This design comes from an exercise in tuning for small area and a short achievable clock period on the open sky130 flow, not from production work. At most, simulation tests tie the RTL to the original design; equivalence was not proved. Not every run is shown, and edits may drop behaviour that the tests do not exercise. No functional check of the RTL was part of runs 2 to 4.

===== flow/run.sh =====
#!/bin/bash
# synth_recipe.tcl (not shown) runs the flow's synth.tcl, then flattens the netlist and writes it again
# the make line also repeats each setting of config.mk as NAME=value (left out here)
make -C /OpenROAD-flow-scripts/flow DESIGN_CONFIG=/design/flow/config.mk WORK_HOME=/design/flow/orfs CLKGATE_MAP_FILE= SYNTH_SCRIPT=/design/flow/synth_recipe.tcl finish

===== flow/config.mk =====
export PLATFORM = sky130hd
export DESIGN_NAME = Lorenz_Encryptor_Top
export DESIGN_NICKNAME = Lorenz_Encryptor_Top
export VERILOG_FILES = /design/flow/design.v
export SDC_FILE = /design/flow/constraint.sdc
export NUM_CORES = 4
export LEC_CHECK = 0
export CAP_MARGIN = 20
export CORE_MARGIN = 2
export CORE_UTILIZATION = 40
export SLEW_MARGIN = 20

===== flow/constraint.sdc =====
create_clock -name core_clock -period 22.0 [get_ports {clk}]
set_input_delay 4.4000 -clock core_clock [delete_from_list [all_inputs] [get_ports {clk}]]
set_output_delay 4.4000 -clock core_clock [all_outputs]
set_load 0.01 [all_outputs]

===== flow/design.v =====
`timescale 1ns / 1ps
module Lorenz_axi (
    input clk,
    input rst,
    input key_valid,          
    input [7:0] key_in,       
    output reg [7:0] tdata,   
    output reg tvalid,        
    input tready              
);
    reg signed [43:0] x, y, z;
    reg signed [43:0] x_next, y_next, z_next;
    reg signed [43:0] a, b, c;
    localparam signed [43:0] T = 44'sd10486;  
    reg [1:0] key_select;
    always @(posedge clk or posedge rst) begin
        if (rst) begin
            x <= 44'sd1048576;   
            y <= 44'sd2097152;
            z <= 44'sd3145728;
            a <= 44'sd10485760;
            b <= 44'sd29360128;
            c <= 44'sd87381;
            key_select <= 2'b00;
            tvalid <= 0;
        end 
        else begin
            if (key_valid) begin
                a <= 44'sd10485760 + (key_in[7:0] << 12);
                b <= 44'sd29360128 + (key_in[7:0] << 12);
                c <= 44'sd87381 + (key_in[7:0] << 12);
            end
            x_next = x + ((T * (a * (y - x) >> 20)) >> 20);
            y_next = y + ((T * ((b * x >> 20) - (x * z >> 20) - y) >> 20));
            z_next = z + ((T * ((x * y >> 20) - (c * z >> 20)) >> 20));
            x <= x_next;
            y <= y_next;
            z <= z_next;
            case (key_select)
                2'b00: tdata <= x_next[7:0];
                2'b01: tdata <= y_next[7:0];
                2'b10: tdata <= z_next[7:0];
            endcase
            key_select <= key_select + 1;
            tvalid <= 1'b1;   
            if (tready)
                tvalid <= 1'b1;
        end
    end
endmodule
`timescale 1ns / 1ps
module Encryptor_axi (
    input clk,
    input rst,
    input [7:0] pixel_in,      
    input pixel_valid,         
    input [7:0] tdata,         
    input tvalid,              
    output reg tready,         
    output reg [7:0] pixel_out,  
    output reg done
);
    reg [31:0] count;
    always @(posedge clk or posedge rst) begin
        if (rst) begin
            count <= 0;
            done <= 0;
            pixel_out <= 0;
            tready <= 1'b1;   
        end 
        else if (pixel_valid && tvalid) begin
            pixel_out <= pixel_in ^ tdata;  
            count <= count + 1;
            if (count == (512*512*3)) 
                done <= 1;
        end
    end
endmodule
`timescale 1ns / 1ps
module Lorenz_Encryptor_Top (
    input wire clk,
    input wire rst,
    input wire [7:0]  s_axis_key_tdata,    
    input wire        s_axis_key_tvalid,   
    output wire       s_axis_key_tready,   
    output wire [7:0] m_axis_key_tdata,    
    output wire       m_axis_key_tvalid,   
    input wire        m_axis_key_tready,   
    input wire [7:0]  s_axis_pixel_tdata,   
    input wire        s_axis_pixel_tvalid,  
    output wire       s_axis_pixel_tready,  
    output wire [7:0] m_axis_pixel_tdata,   
    output wire       m_axis_pixel_tvalid,  
    input wire        m_axis_pixel_tready,  
    output wire done
);
    wire [7:0] key_data_out;
    wire key_valid_out;
    wire key_ready_in;
    Lorenz_axi lorenz_inst (
        .clk(clk),
        .rst(rst),
        .key_valid(s_axis_key_tvalid),    
        .key_in(s_axis_key_tdata),        
        .tdata(key_data_out),             
        .tvalid(key_valid_out),           
        .tready(key_ready_in)             
    );
    Encryptor_axi encryptor_inst (
        .clk(clk),
        .rst(rst),
        .pixel_in(s_axis_pixel_tdata),    
        .pixel_valid(s_axis_pixel_tvalid),
        .tdata(key_data_out),             
        .tvalid(key_valid_out),           
        .tready(key_ready_in),            
        .pixel_out(m_axis_pixel_tdata),   
        .done(done)
    );
    assign s_axis_key_tready  = key_ready_in;   
    assign m_axis_key_tdata   = key_data_out;   
    assign m_axis_key_tvalid  = key_valid_out;  
    assign s_axis_pixel_tready = m_axis_pixel_tready;   
    assign m_axis_pixel_tvalid = s_axis_pixel_tvalid;   
endmodule

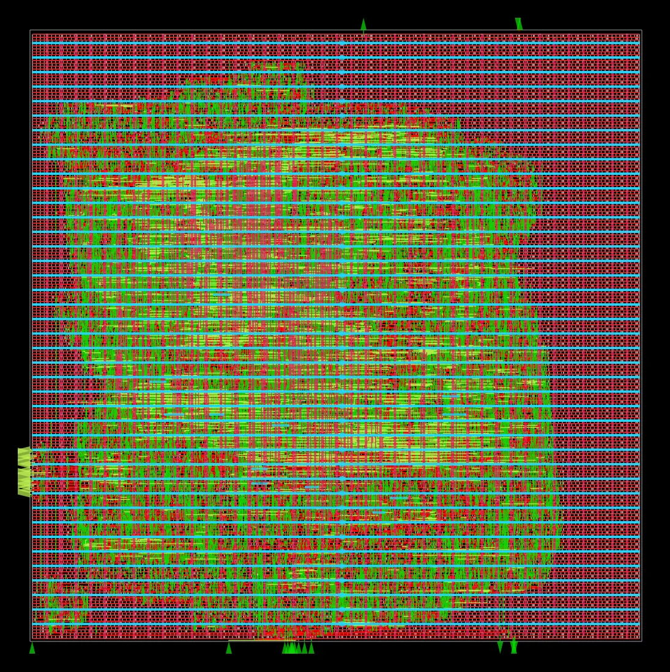
Run 1: full-chip view from the flow's report step
Die X-Extent: 573 um
fin util: 42.4%
Final Instance Area: 136000 um^2

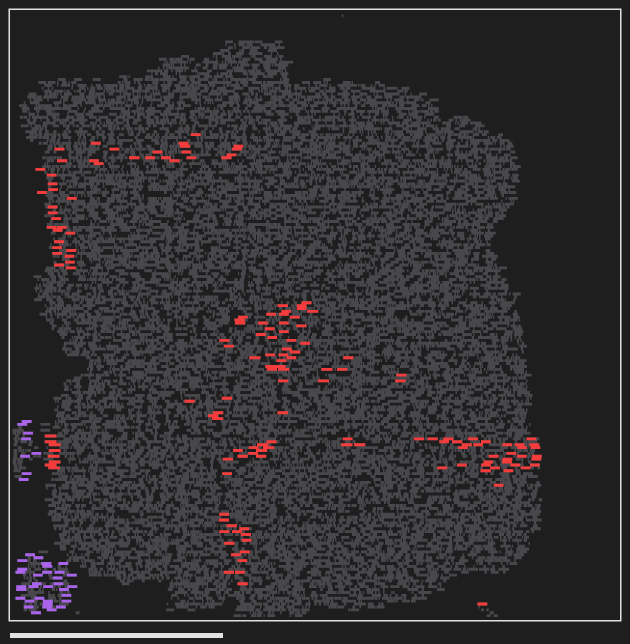
Run 1: flops by top-level scope
The bar under the picture is 200 um long.
red -> lorenz_inst  # placed flops 160
purple -> encryptor_inst  # placed flops 41, where lower left

==> results.tsv, run 1 <==
metric	value	unit
buf_share	1.83	%
ctsHoldBuffers	0	
multi_input_area	108000	um^2
root_buffer	clkbuf_16	
crit_type	flop to flop	
worst-path-stages	79	
hold_viol	0	
yosysWarnings	2	
gp_congestion	0.979	
largest_class	multi-input gates	
h-tree-depth	1	
inverters	3820	
insertion_delay	710	ps
tapCellCount	4305	
fin_skew	85.7	ps
ant_nets	0	
max_stage_delay	1040	ps
wl_per_cell	21.5	um
synthTopCellsByCount	inv_1 (3782), fa_1 (2871), ha_1 (1847), nand2_1 (1412), nor2_1 (940)	
cts_tree	done	
cts_inserted_buffers	27	
fmax	0.0475	GHz
synth_top_area_share	44.5	%
syn-instance-count	14300	
synth_edf_count	8	
syn_area	129000	um^2
dieArea	328000	um^2
fin_tns_setup	0	ps
crit_end	lorenz_inst.y[38]	
r2r-end	lorenz_inst.y[38]	
hold_slack	472	ps
postSynthRegisterBits	201	
slew_violations	0	
cts_setup_buffers	0	
fill_cells	31600	
yosysMostFrequentCell	inv_1	
hold_depth	1	
syn_to_final_growth	5.39	%
cts_resized	0	
setup_viol	0	
cap_violations	0	
worstSetupStartpointType	flop	
ys_top_cells_by_area	fa_1 (44%), ha_1 (18%), inv_1 (11%), nand2_1 (4.1%), xnor2_1 (3.6%)	
worst-path-buf-inv	10	
worstRegToRegCells	79	
cts.path.max_buffers	3	
n_all_buffers	312	
drive_gt1_share	3.19	%
io_pins	43	
fin_crit_sh	95.7	%
outcome	timing/DRC/antenna clean	
cts.clk_slew.worst_paths	70	ps
hpwl	326000	um
rsz0062_at_grt	false	
synth_ff_type	dfrtp_1	
post_synth_num_cell_types	93	
period_needed	21050	ps
num_antenna_cells	14	
num-multi-input-gates	9711	
crit_path_end_kind	flop	
synth_area_per_cell	9.07	um^2
initial_utilization	40.2	%
yosysTopAreaCell	fa_1	
wirelength	396000	um
grt_max_degree	85	
clock_cell_area_share	0.671	%
critPathTopFamily	adder cells	
crit_top_cell	fa_1	
seq_cells	201	
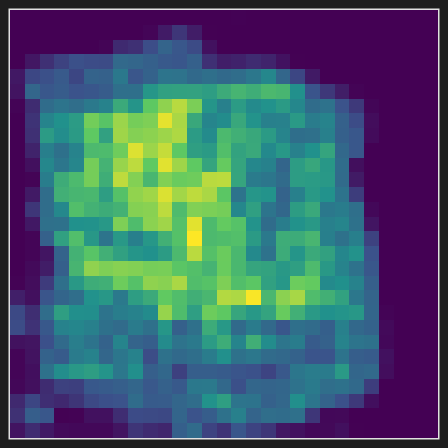
Run 1: wiring heat map
29 x 29 tiles, from dark purple (low) to yellow (high), scaled to the fullest tile. Values are wire area over tile area, all layers added.
mean over tiles = 0.20
tiles over half the peak = 29%
nearly empty tiles = 26%

run 1: cells by family after synthesis:
kind of cell | count (synthesis) | synth area share [%]
flip-flops | 201 | 3.93
buffers and inverters | 4343 | 12.6
AND/OR/NAND/NOR | 3470 | 12.2
other | 1 | 0.00290
multiplexers | 12 | 0.102
XOR/XNOR | 700 | 4.79
AO/OA/AOI/OAI | 809 | 4.07
adder cells (fa/ha/maj) | 4718 | 62.3
run 1: flip-flops by register name, summed over array words and instances (netlist names):
name / flops
lorenz_inst.tdata: 8
lorenz_inst.y: 44
encryptor_inst.pixel_out: 8
encryptor_inst.done: 1
lorenz_inst.b: 8
encryptor_inst.count: 32
lorenz_inst.z: 44
lorenz_inst.x: 44
lorenz_inst.tvalid: 1
lorenz_inst.c: 9
lorenz_inst.key_select: 2
run 1: per-layer routing:
layer  wire [um]  part of all wire, %  vias up  GRT usage [%]
li1            -                    -    41500              -
met1      165000                   42    47600           33.9
met2      174000                   44     3463           39.1
met3       36200                  9.1      689           4.95
met4       21000                  5.3       24           10.5
met5         164                0.041        -              0
run 1: worst min path at each step:
stage                                         from                        to
after floorplan           encryptor_inst.count[31]  encryptor_inst.count[31]
after global placement    encryptor_inst.count[31]  encryptor_inst.count[31]
after detailed placement  encryptor_inst.count[31]  encryptor_inst.count[31]
after CTS                 encryptor_inst.count[31]  encryptor_inst.count[31]
after global routing      encryptor_inst.count[31]  encryptor_inst.count[31]
final                     encryptor_inst.count[31]  encryptor_inst.count[31]
run 1: placed cells by master (no fill, tap or decap), types with 42 or more instances in the layout:
master and n:
a21o_1 133, a21oi_1 241, and2_1 715, and3_1 42, buf_4 270, dfrtp_1 142, fa_1 2871, ha_1 1847
inv_1 3778, nand2_1 1412, nand3_1 67, nor2_1 940, nor2b_1 65, nor3_1 71, o21a_1 63, o21ai_0 145
o21bai_1 46, xnor2_1 529, xor2_1 161
run 1: through the flow:
stage | util [%] | cells | setup WS (ps) | area, um^2
after floorplan | - | 14300 | 3380 | 129000
after CTS | 42.4 | 18400 | 923 | 136000
after global placement | 42.1 | 18300 | 967 | 135000
after global routing | 42.4 | 18400 | 2.71 | 136000
final | 42.4 | 18400 | 947 | 136000
after detailed placement | 42.1 | 18300 | 886 | 135000
## Run 2: large edit since run 1, in outline
flow/design.v: 125 -> 14741 lines; modules unchanged: 1
  Lorenz_axi: edited, 49 -> 14666 lines
  Encryptor_axi: edited, 27 -> 28 lines
==> module Encryptor_axi as of run 2 <==
module Encryptor_axi (
    input clk,
    input rst,
    input [7:0] pixel_in,
    input pixel_valid,
    input [7:0] tdata,
    input tvalid,
    output reg tready,
    output reg [7:0] pixel_out,
    output reg done
);
    reg [19:0] count;
    wire fire = pixel_valid & tvalid;
    always @(posedge clk or posedge rst) begin
        if (rst) begin
            count <= 20'd0;
            done <= 1'b0;
            pixel_out <= 8'd0;
            tready <= 1'b1;
        end else if (fire) begin
            pixel_out <= pixel_in ^ tdata;
            if (!done)
                count <= count + 20'd1;
            if (count[19] & count[18])
                done <= 1'b1;
        end
    end
endmodule
--- a/flow/config.mk
+++ b/flow/config.mk
@@ -6,6 +6,7 @@
 export NUM_CORES = 4
 export LEC_CHECK = 0
+export ABC_AREA = 1
 export CAP_MARGIN = 20
 export CORE_MARGIN = 2
-export CORE_UTILIZATION = 40
+export CORE_UTILIZATION = 60
 export SLEW_MARGIN = 20
==> run 2 against run 1 <==
  * Area after synthesis down 19%
  * Still clean
  * Critical path depth decreased by 30
  * Highest routed layer unchanged
  * Critical path type unchanged
  * Non-clock buffer count is 18 lower
  * Hold slack better by 25 ps
==> results.tsv, run 2 <==
metric	value	unit	change
hold_slack	498	ps	was 472 ps
cts_resized	0		unchanged
hold_depth	1		unchanged
reg_top3	lorenz_inst.x: 44 flops, lorenz_inst.y: 44 flops, lorenz_inst.z: 44 flops		unchanged
syn_to_final_growth	3.37	%	was 5.39%
outcome	timing/DRC/antenna clean		unchanged
yosysWarnings	2		unchanged
cts.path.max_buffers	2		was 3
rsz0062_at_grt	false		unchanged
post_synth_num_cell_types	69		was 93
h-tree-depth	4		was 1
synth_ff_type	dfrtp_1		unchanged
fmax	0.0649	GHz	was 0.0475 GHz
hold_viol	0		unchanged
insertion_delay	630	ps	was 710 ps
syn-instance-count	12800		was 14.3k
fill_cells	15500		was 31.6k
synth_edf_count	8		unchanged
yosysMostFrequentCell	inv_1		unchanged
max_stage_delay	850	ps	was 1040 ps
crit_path_end_kind	flop		unchanged
cts.clk_slew.worst_paths	100	ps	was 70 ps
r2r-end	lorenz_inst.z[40]		was lorenz_inst.y[38]
syn_area	105000	um^2	was 129000 um^2
ctsHoldBuffers	0		unchanged
setup_viol	0		unchanged
worst-path-buf-inv	12		was 10
layout_commonest_cell	inv_1		unchanged
worstRegToRegCells	49		was 79
drive_gt1_share	3.65	%	was 3.19%
fin_ws	6580	ps	was 947 ps
stdcell_count	14900		was 18.4k
ys_top_cells_by_area	fa_1 (41%), inv_1 (11%), xor2_1 (10%), ha_1 (8.2%), o22ai_1 (5.7%)		was fa_1 (44%), ha_1 (18%), inv_1 (11%), nand2_1 (4.1%), xnor2_1 (3.6%)
root_buffer	clkbuf_16		unchanged
layout_common_cells	inv_1 (3138), fa_1 (2142), nand2_1 (1579), xor2_1 (1220), o22ai_1 (960)		was inv_1 (3778), fa_1 (2871), ha_1 (1847), nand2_1 (1412), nor2_1 (940)
synth_area_per_cell	8.18	um^2	was 9.07 um^2
worstHoldStart	lorenz_inst.key_select[0]		was encryptor_inst.count[31]
period_needed	15420	ps	was 21050 ps
cts_tree	done		unchanged
fin_tns_setup	0	ps	unchanged
fp.dieW	422	um	was 573 um
synthTopCellsByCount	inv_1 (3144), fa_1 (2142), nand2_1 (1587), xor2_1 (1220), o22ai_1 (960)		was inv_1 (3782), fa_1 (2871), ha_1 (1847), nand2_1 (1412), nor2_1 (940)
==> run 2: cell count changes in the layout (fill, tap and decap cells not counted), moves of 58 or more <==
cell	previous run	this run
xnor2_1	529	123
o22ai_1	5	960
nand3_1	67	224
fa_1	2871	2142
and2_1	715	17
nor2b_1	65	0
ha_1	1847	683
o21ai_0	145	203
nand2_1	1412	1579
nor2_1	940	707
a21oi_1	241	425
a21o_1	133	20
inv_1	3778	3138
xor2_1	161	1220
==> run 2: how the worst max path moves through the flow <==
| stage | depth (start not counted) | from | endpoint |
|---|---|---|---|
| finish | 49 | lorenz_inst.x[7] | lorenz_inst.z[40] |
| global route | 59 | lorenz_inst.k[1] | lorenz_inst.z[40] |
| CTS | 55 | lorenz_inst.k[1] | lorenz_inst.z[40] |
| detailed placement | 55 | lorenz_inst.k[1] | lorenz_inst.z[40] |
| global placement | 55 | lorenz_inst.k[1] | lorenz_inst.z[43] |
| floorplan | 51 | lorenz_inst.x[25] | lorenz_inst.y[26] |
==> run 2: cell type report <==
| type | instances | share of cell area (%) |
|---|---|---|
| Clock buffer | 18 | 0.396 |
| Timing Repair Buffer | 294 | 2.15 |
| Multi-Input combinational cell | 8794 | 79.2 |
| Tap cell | 2325 | 2.68 |
| Antenna cell | 11 | 0.0254 |
| Clock inverter | 14 | 0.144 |
| Inverter | 3219 | 11.2 |
| Sequential cell | 180 | 4.22 |
==> run 2: logic make-up (layout without fill, tap and decap cells) <==
kind of cell               Yosys count  in the layout  synth area share (%)
xor gates and xnor gates          1350           1350                  11.3
other                                1             13               0.00358
buffers and inverters             3842           3545                  13.9
and+or+nand+nor                   2764           2764                  10.7
DFF                                180            180                  4.34
muxes                                1              1               0.00955
AOI/OAI and AO/OA                 1849           1849                  10.6
adders and majority gates         2828           2828                  49.1
==> run 2: metrics by stage <==
stage               area [um^2]  util, %
floorplan                105000        -
global placement         108000     62.0
detailed placement       108000     62.0
CTS                      108000     62.4
global route             108000     62.4
finish                   108000     62.4
==> run 2: per-layer routing <==
layer / global-route usage, % / vias up / share of wire [%]
li1: - / 38300 / -
met1: 60.6 / 46600 / 35
met2: 68.0 / 7657 / 40
met3: 24.5 / 2329 / 17
met4: 30.5 / 38 / 8.5
met5: 3.71 / - / 0.23
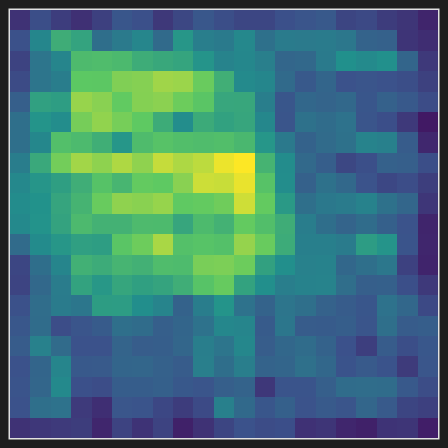
Run 2: wiring heat map
21 x 21 tiles, from dark purple (low) to yellow (high), scaled to the fullest tile. Values are wire area over tile area, all layers added.
mean over tiles = 0.47
tiles over half the peak = 31%
densest ninth of the die = centre
fullest tile = 1.1

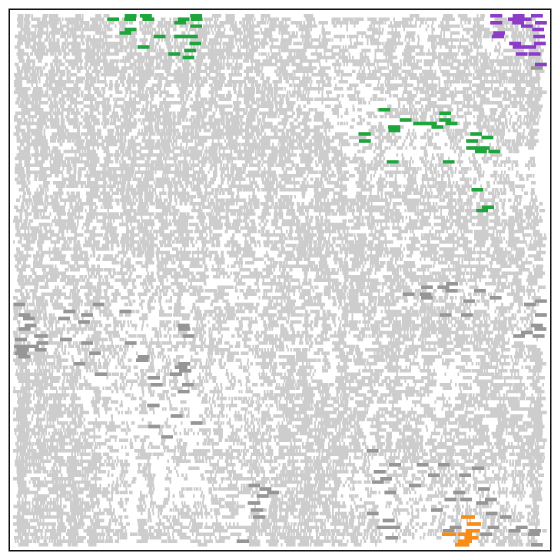
Run 2: sequential cells coloured by netlist name
orange -> lorenz_inst.tdata  # placed flops 8, where lower right
purple -> encryptor_inst.count  # placed flops 20, where upper right
green -> lorenz_inst.z  # placed flops 44
not coloured = 108

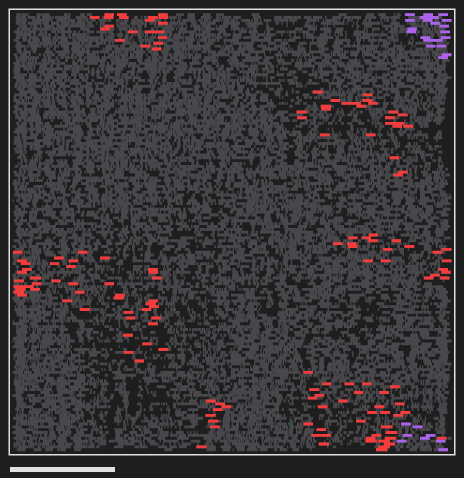
Run 2: flops by top-level scope
The bar under the picture is 100 um long.
purple -> encryptor_inst  # placed flops 29
red -> lorenz_inst  # placed flops 151, where spread over the die

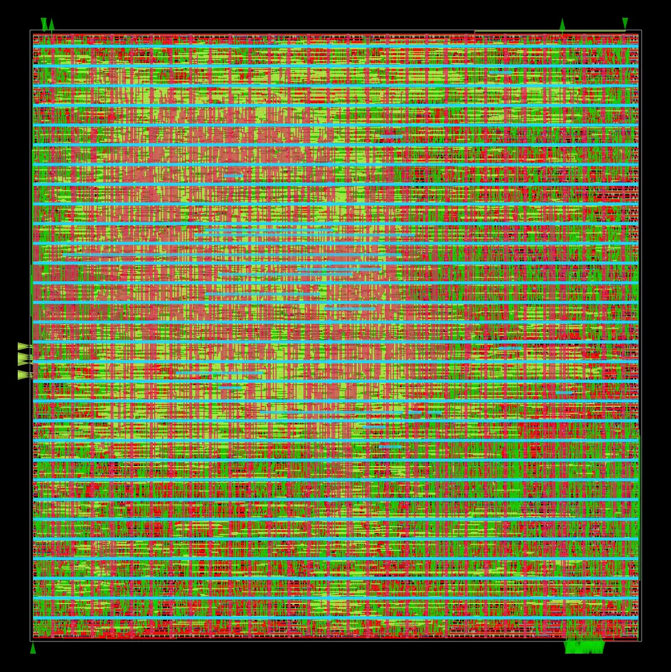
Run 2: full-chip view from the flow's report step
Routed WL: 437000 um
fin util: 62.4%
IO Pins: 43
Cell Rows: 153

==> run 2 -> run 3 <==
--- a/flow/config.mk
+++ b/flow/config.mk
@@ -8,5 +8,5 @@
 export ABC_AREA = 1
 export CAP_MARGIN = 20
 export CORE_MARGIN = 2
-export CORE_UTILIZATION = 60
+export CORE_UTILIZATION = 40
 export SLEW_MARGIN = 20
==> run 3 against run 2 <==
  * Non-clock buffer count down 60
  * Critical path type unchanged
  * Fmax up 0.91%
  * Wire length down 7.4%
  * Worst setup slack better by 140 ps
==> results.tsv, run 3 <==
metric	value	unit	change
post_synth_num_cell_types	69		unchanged
dp_slack	7070	ps	was 7280 ps
met2_usage	45.4	%	was 68.0%
place_inst	15900		was 14.8k
wirelength	404000	um	was 437000 um
ctsHoldBuffers	0		unchanged
initial_utilization	40.3	%	was 60.4%
cts.clk_slew.worst_paths	80	ps	was 100 ps
max_stage_delay	800	ps	was 850 ps
period_needed	15280	ps	was 15420 ps
crit_path_end_kind	flop		unchanged
crit_type	flop to flop		unchanged
r2r-end	lorenz_inst.z[27]		was lorenz_inst.z[40]
postSynthRegisterBits	180		unchanged
fp.dieW	516	um	was 422 um
hold_depth	2		was 1
synthTopCellsByCount	inv_1 (3144), fa_1 (2142), nand2_1 (1587), xor2_1 (1220), o22ai_1 (960)		unchanged
synth_top_area_share	40.9	%	unchanged
yosysWarnings	2		unchanged
grt_use_met1	39.6	%	was 60.6%
worstSetupStartpointType	flop		unchanged
layout_common_cells	inv_1 (3133), fa_1 (2142), nand2_1 (1579), xor2_1 (1220), o22ai_1 (960)		was inv_1 (3138), fa_1 (2142), nand2_1 (1579), xor2_1 (1220), o22ai_1 (960)
cts_resized	0		unchanged
crit_top_cell	nand2_1		was fa_1
min_to	encryptor_inst.pixel_out[6]		was lorenz_inst.key_select[0]
fin_ws	6720	ps	was 6580 ps
fill_cells	26700		was 15.5k
rsz0062_at_grt	false		unchanged
setup_viol	0		unchanged
reg_top3	lorenz_inst.x: 44 flops, lorenz_inst.y: 44 flops, lorenz_inst.z: 44 flops		unchanged
synth_edf_count	8		unchanged
h-tree-depth	4		unchanged
syn_to_final_growth	4.34	%	was 3.37%
wl_per_cell	25.3	um	was 29.4 um
outcome	timing/DRC/antenna clean		unchanged
syn_area	105000	um^2	unchanged
layout_commonest_cell	inv_1		unchanged
cap_violations	0		unchanged
worstHoldStart	encryptor_inst.pixel_out[6]		was lorenz_inst.key_select[0]
syn-instance-count	12800		unchanged
met3_usage	9.45	%	was 24.5%
insertion_delay	580	ps	was 630 ps
yosysTopAreaCell	fa_1		unchanged
io_pins	43		unchanged
gp_congestion	1.00		was 1.10
hold_viol	0		unchanged
[run 3: metal layers]
layer	wire length, um	up-vias	part of all wire (%)
met1	156000	44400	38
met3	50500	1516	12
met5	727	-	0.18
met2	170000	5886	42
li1	-	38200	-
met4	27200	26	6.7
[run 3: final cells by class]
class | count | area (um^2) | area share, %
Multi-Input combinational cell | 8794 | 85800 | 78.5
Clock buffer | 18 | 439 | 0.402
Timing Repair Buffer | 234 | 1850 | 1.69
Antenna cell | 12 | 30.0 | 0.0275
Tap cell | 3496 | 4370 | 4.00
Sequential cell | 180 | 4580 | 4.18
Inverter | 3219 | 12100 | 11.1
Clock inverter | 14 | 160 | 0.146
[run 3: metrics by stage]
stage / utilization [%] / hold WS (ps)
finish: 42.0 / 488
global route: 42.0 / 511
CTS: 42.0 / 496
detailed placement: 41.8 / 475
global placement: 41.8 / 466
floorplan: - / 448
[run 3: worst max path at each step]
stage,to,slack [ps],cells past startpoint
6_report,lorenz_inst.z[27],6720,57
4_1_cts,lorenz_inst.z[39],7020,57
5_1_grt,lorenz_inst.z[28],5840,56
3_5_place_dp,lorenz_inst.z[39],7070,57
2_1_floorplan,lorenz_inst.y[26],10270,51
3_3_place_gp,lorenz_inst.z[43],7090,56
[run 3: kinds of logic after synthesis]
| kind of cell | count (synthesis) | synth area share, % |
|---|---|---|
| other cells | 1 | 0.00358 |
| flops | 180 | 4.34 |
| compound gates | 1849 | 10.6 |
| xor+xnor | 1350 | 11.3 |
| fa+ha+maj | 2828 | 49.1 |
| simple gates | 2764 | 10.7 |
| buf+inv | 3842 | 13.9 |
| mux | 1 | 0.00955 |
[run 3: worst max-delay path, delay by kind of cell, from the launching register on]
family | cells | cell delay (ps)
adder cells (fa/ha/maj) | 14 | 6100
AO/OA/AOI/OAI | 9 | 1980
buffers and inverters | 13 | 2690
flip-flops | 1 | 340
AND/OR/NAND/NOR | 21 | 4030
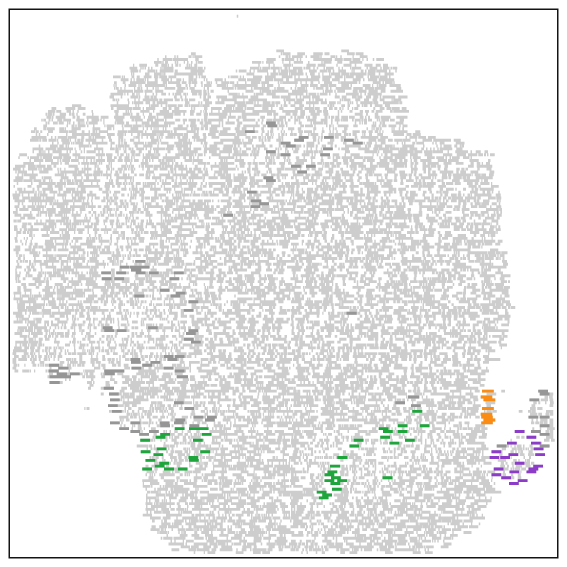
Run 3: sequential cells coloured by netlist name
FF/Latch Area: 4580 um^2
fin util: 42.0%
sequential share of cell area: 4.18%

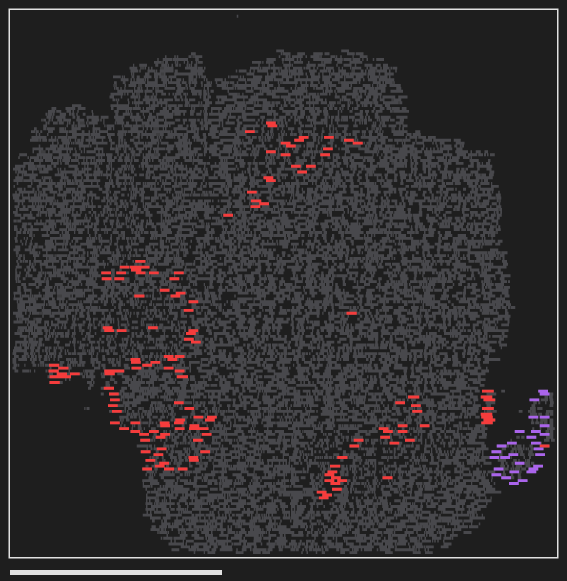
Run 3: flops by top-level scope
The bar under the picture is 200 um long.
purple -> encryptor_inst  # placed flops 29, where lower right
red -> lorenz_inst  # placed flops 151

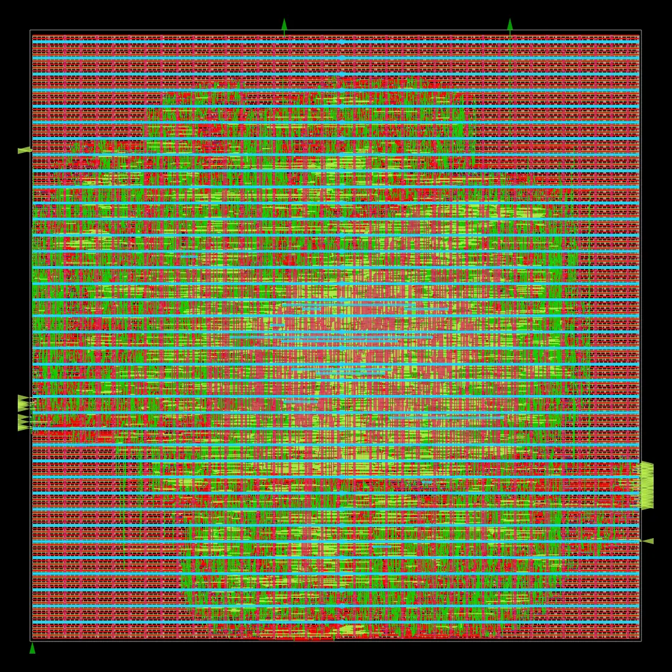
Run 3: full-chip view from the flow's report step
Cell Rows: 187
die area: 266000 um^2
Non-Filler Instances: 16.0k
Die Ht: 516 um

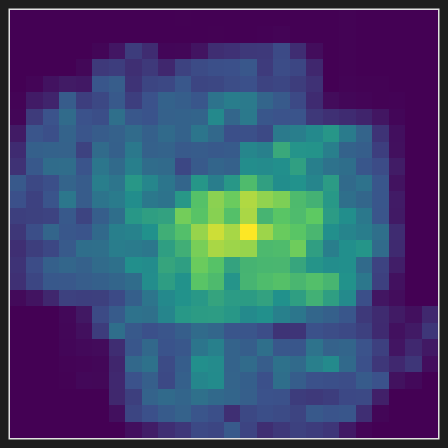
Run 3: wiring heat map
26 x 26 tiles, from dark purple (low) to yellow (high), scaled to the fullest tile. Values are wire area over tile area, all layers added.
densest ninth of the die = centre
nearly empty tiles = 26%
fullest tile = 1.1
emptiest ninth of the die = upper right
tiles over half the peak = 14%
mean over tiles = 0.27

==> run 4: too many edits to list; what changed since run 3 <==
flow/design.v: 14741 -> 17654 lines; modules unchanged: 2
  Lorenz_axi: edited, 14666 -> 17571 lines
  lz_fa: new, 4 lines
  lz_ha: new, 4 lines
==> module lz_ha as of run 4 <==
module lz_ha (input a, input b, output s, output co);
    assign s = a ^ b;
    assign co = a & b;
endmodule
==> module lz_fa as of run 4 <==
module lz_fa (input a, input b, input c, output s, output co);
    assign s = a ^ b ^ c;
    assign co = (a & b) | (a & c) | (b & c);
endmodule
==> flow/flow/run.sh (new file) <==
#!/bin/bash
# The standard layout (standard synthesis included), with the timing
# repair steps aiming at a setup slack of SETUP_SLACK_MARGIN ns instead of 0.
# The make output goes to flow_standard.log; each step's own log is under orfs/logs.
set -uo pipefail
bash standard.sh SETUP_SLACK_MARGIN=8 TNS_END_PERCENT=10 finish > flow_standard.log 2>&1
==> flow/standard.sh (new file) <==
#!/bin/bash
# synth_recipe.tcl (not shown) runs the flow's synth.tcl, then flattens the netlist and writes it again
# the make line also repeats each setting of config.mk as NAME=value (left out here)
make -C /OpenROAD-flow-scripts/flow DESIGN_CONFIG=/design/flow/config.mk WORK_HOME=/design/flow/orfs CLKGATE_MAP_FILE= SYNTH_SCRIPT=/design/flow/synth_recipe.tcl "${@:-finish}"
--- a/flow/config.mk
+++ b/flow/config.mk
@@ -11,2 +11,4 @@
 export CORE_UTILIZATION = 40
 export SLEW_MARGIN = 20
+export SYNTH_HIERARCHICAL = 1
+export SYNTH_MINIMUM_KEEP_SIZE = 0
removed: flow/run.sh
==> run 4 against run 3 <==
  * Still clean
  * Clock skew hardly changed
  * Non-clock buffer count increased by 12
  * Fmax is 12% higher
  * Wire length decreased by 18%
  * Utilization grew 0.38 points
  * Worst setup slack better by 1600 ps
  * Hold slack worse by 2.8 ps
  * Critical path type unchanged
  * Largest cell class unchanged
==> results.tsv, run 4 <==
metric	value	unit	change
drt_iter0_drc	9449		was 11.3k
syn_area	88400	um^2	was 105000 um^2
fin_skew	35.4	ps	was 35.7 ps
reg_top3	lorenz_inst.x: 44 flops, lorenz_inst.y: 44 flops, lorenz_inst.z: 44 flops		unchanged
slowest_stage	dfrtp_4		was nand2_1
postSynth.asyncResetShare	95.6	%	unchanged
setup_viol	0		unchanged
fin_tns_setup	0	ps	unchanged
yosysTopAreaCell	fa_1		unchanged
max_stage_delay	780	ps	was 800 ps
viasPerCell	6.30		was 5.64
wl_per_cell	29.4	um	was 25.3 um
synthSimpleGateAreaFrac	5.85	%	was 10.7%
post_dp_cell_area	91600	um^2	was 109000 um^2
hold_depth	2		unchanged
cp_max_fo	37		was 40
syn-instance-count	8723		was 12.8k
synth_compound_area_share	11.8	%	was 10.6%
crit_type	flop to flop		unchanged
io_pins	43		unchanged
cap_violations	0		unchanged
dp_slack	6680	ps	was 7070 ps
hold_viol	0		unchanged
ant_nets	0		unchanged
synthAdderAreaFrac	56.2	%	was 49.1%
crit_top_cell	fa_1		was nand2_1
antenna_found_initial	6		was 17
grt_pass1_vias	76100		was 91.5k
crit_path_end_kind	flop		unchanged
worstRegToRegCells	42		was 57
fp.dieW	474	um	was 516 um
grt-ovfl-total	0		unchanged
r2r-end	lorenz_inst.z[25]		was lorenz_inst.z[27]
synth_xor_area_share	14.5	%	was 11.3%
post_synth_num_cell_types	60		was 69
synth_area_per_cell	10.1	um^2	was 8.18 um^2
rows	172		was 187
dieArea	225000	um^2	was 266000 um^2
cts.path.max_buffers	2		unchanged
fmax	0.0732	GHz	was 0.0655 GHz
ctsHoldBuffers	0		unchanged
slew_headroom	18.4	%	was 23.9%
r2r_start	lorenz_inst.x[5]		was lorenz_inst.k[2]
yosysSeqAreaShare	5.14	%	was 4.34%
fin_crit_sh	62.1	%	was 69.4%
insertion_delay	620	ps	was 580 ps
cts.clk_slew.worst_paths	100	ps	was 80 ps
layout_commonest_cell	fa_1		was inv_1
worstSetupStartpointType	flop		unchanged
min_to	lorenz_inst.y[42]		was encryptor_inst.pixel_out[6]
r2r_setup_slack	8350	ps	was 6720 ps
initial_utilization	40.2	%	was 40.3%
postSynthRegisterBits	180		unchanged
synth_top_area_share	46.9	%	was 40.9%
synth_mux_area_share	0.126	%	was 0.00955%
period_needed	13650	ps	was 15280 ps
worstHoldStart	lorenz_inst.y[42]		was encryptor_inst.pixel_out[6]
yosysMostFrequentCell	fa_1		was inv_1
design_area	93200	um^2	was 109000 um^2
synth_ff_type	dfrtp_1		unchanged
synth_top_family_by_area	adder cells		unchanged
arrival	14180	ps	was 15770 ps
hpwl	233000	um	was 299000 um
stdcell_count	11300		was 16.0k
rsz0062_at_grt	false		unchanged
die_h	474	um	was 516 um
synth_edf_count	8		unchanged
outcome	timing/DRC/antenna clean		unchanged
syn_to_final_growth	5.39	%	was 4.34%
vias	71200		was 90.1k
drive_gt1_share	5.16	%	was 3.22%
fin_ws	8350	ps	was 6720 ps
grt_max_degree	73		was 85
cts_tree	done		unchanged
min_path_type	flop to flop		unchanged
ys_top_cells_by_area	fa_1 (47%), xor2_1 (14%), o22ai_1 (9.4%), ha_1 (9.3%), dfrtp_1 (4.8%)		was fa_1 (41%), inv_1 (11%), xor2_1 (10%), ha_1 (8.2%), o22ai_1 (5.7%)
worstPathRequired	22530	ps	was 22490 ps
hold_slack	485	ps	was 488 ps
layout_common_cells	fa_1 (2071), xor2_1 (1413), o22ai_1 (1323), inv_1 (710), nand2_1 (683)		was inv_1 (3133), fa_1 (2142), nand2_1 (1579), xor2_1 (1220), o22ai_1 (960)
yosysWarnings	8		was 2
slew_violations	0		unchanged
gp_congestion	0.963		was 1.00
synthTopCellsByCount	fa_1 (2073), xor2_1 (1418), o22ai_1 (1323), inv_1 (723), nand2_1 (698)		was inv_1 (3144), fa_1 (2142), nand2_1 (1587), xor2_1 (1220), o22ai_1 (960)
grt_pass1_wl	492000	um	was 599000 um
place_inst	11200		was 15.9k
tightestPinTransition	1220	ps	was 1140 ps
drt_first_pass_iters	9		was 10
run 4: timing repair:
| action | 4_1_cts | 5_1_grt |
|---|---|---|
| buffers inserted | 8 | 30 |
| pin swaps | 3 | 4 |
| gates cloned | 2 | 4 |
| gates resized for setup | 25 | 86 |
| setup endpoints to repair | 57 | 62 |
run 4: per-module statistics from Yosys (local to each module, per instance):
module	times used	cells inside	area (um^2)	flops+latches
Encryptor_axi	1	182	1490	29
Lorenz_axi	1	6366	44700	151
Lorenz_Encryptor_Top	1	2	15.0	0
lz_fa	1997	1	20.0	0
lz_ha	176	1	12.5	0
run 4: worst max-delay path by stage:
stage	cells after the start	from	slack, ps	to
final	42	lorenz_inst.x[5]	8350	lorenz_inst.z[25]
after global routing	46	lorenz_inst.k[0]	7950	lorenz_inst.y[25]
after CTS	50	lorenz_inst.k[1]	7940	lorenz_inst.z[25]
after detailed placement	50	lorenz_inst.k[1]	6680	lorenz_inst.z[25]
after global placement	49	lorenz_inst.k[1]	6770	lorenz_inst.z[25]
after floorplan	41	lorenz_inst.x[27]	10310	lorenz_inst.z[25]
run 4: layout make-up:
type	count	area, um^2
timing repair buffer	246	2340
timing repair inverter	2	10.0
multi-input combinational	7089	78900
inverter	787	3010
fill	20800	127000
sequential	180	4610
tap	2958	3700
antenna	3	7.51
clock buffer	17	425
clock inverter	15	206
run 4: worst max-delay path: cells and delay by family, from the launching register on:
| family | cells | cell delay (ps) |
|---|---|---|
| xor gates and xnor gates | 2 | 350 |
| DFF | 1 | 780 |
| AOI/OAI and AO/OA | 10 | 2210 |
| and+or+nand+nor | 8 | 1560 |
| adders and majority gates | 17 | 7260 |
| buffers and inverters | 5 | 1340 |
run 4: metal layers:
metal / global-route usage, % / up-vias / wire length, um
li1: - / 28200 / -
met1: 37.9 / 36200 / 124000
met2: 42.7 / 5316 / 138000
met3: 10.0 / 1463 / 43400
met4: 17.6 / 9 / 26100
met5: 0.584 / - / 156
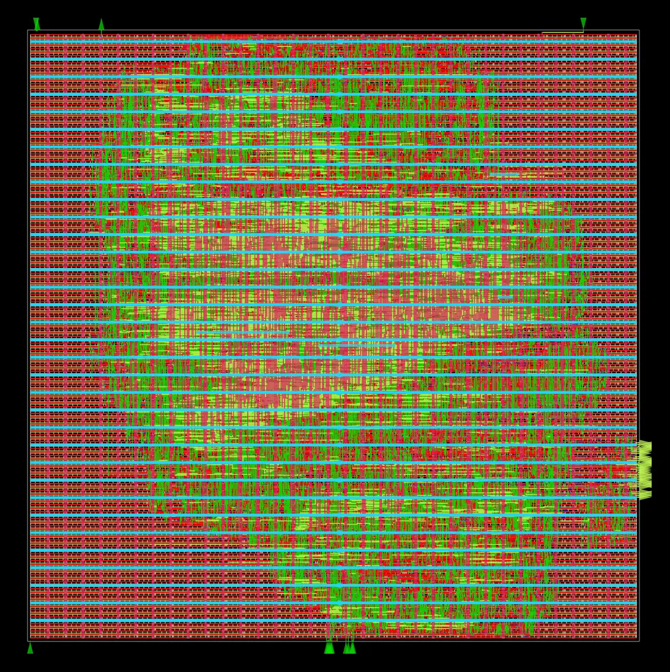
Run 4: full-chip view from the flow's report step
fin util: 42.4%
Routed WL: 332000 um

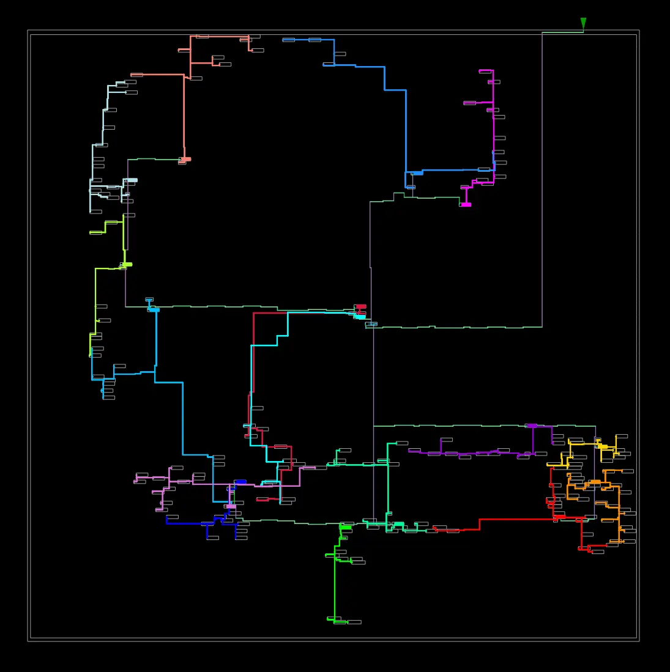
Run 4: clock tree after CTS
clock tree root driver cell: clkbuf_16
TritonCTS Sinks: 180
H-tree levels: 4
CTS buffer count: 17

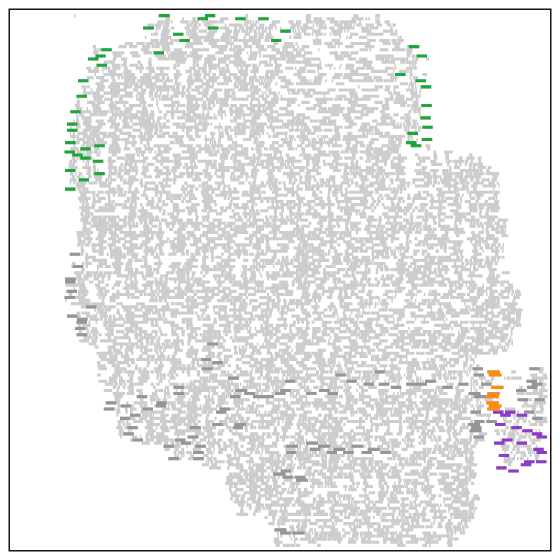
Run 4: sequential cells coloured by netlist name
FF/Latch Area: 4610 um^2
sequential share of cell area: 4.95%

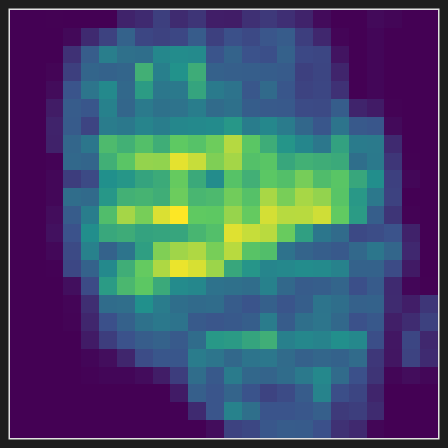
Run 4: wiring heat map
24 x 24 tiles, from dark purple (low) to yellow (high), scaled to the fullest tile. Values are wire area over tile area, all layers added.
nearly empty tiles = 27%
tiles over half the peak = 19%
mean over tiles = 0.27
densest ninth of the die = centre
fullest tile = 0.92
emptiest ninth of the die = lower left

-- afterwards: timing with drivers on the ports --
Ports are ideal in the flow. The routed layouts listed here were re-timed in OpenROAD.
Step 1 (the two cells are an assumption about what drives the block):
set clk [get_ports {clk}]
set_driving_cell -lib_cell sky130_fd_sc_hd__clkbuf_16 $clk
set_driving_cell -lib_cell sky130_fd_sc_hd__buf_2 [delete_from_list [all_inputs] $clk]
Step 2, shift: input delay + t, output delay - t, t = (earliest + latest rising clock arrival at the registers) / 2. This alone moves slack from input paths to output paths.
Slacks: ideal / step 1 / step 2; pairs: ideal / step 1.
| run | t, ns | setup WS [ns] | slew at the worst register clock pin (ns) |
|---|---|---|---|
| run 1 | 0.743 | 0.947 / 0.947 / 0.947 | 0.09 / 0.09 |
| run 2 | 0.707 | 6.585 / 6.585 / 6.585 | 0.12 / 0.12 |
| run 3 | 0.653 | 6.724 / 6.724 / 6.724 | 0.12 / 0.12 |
| run 4 | 0.691 | 8.348 / 8.348 / 8.348 | 0.12 / 0.12 |
After both steps setup and hold are still met in every run listed.
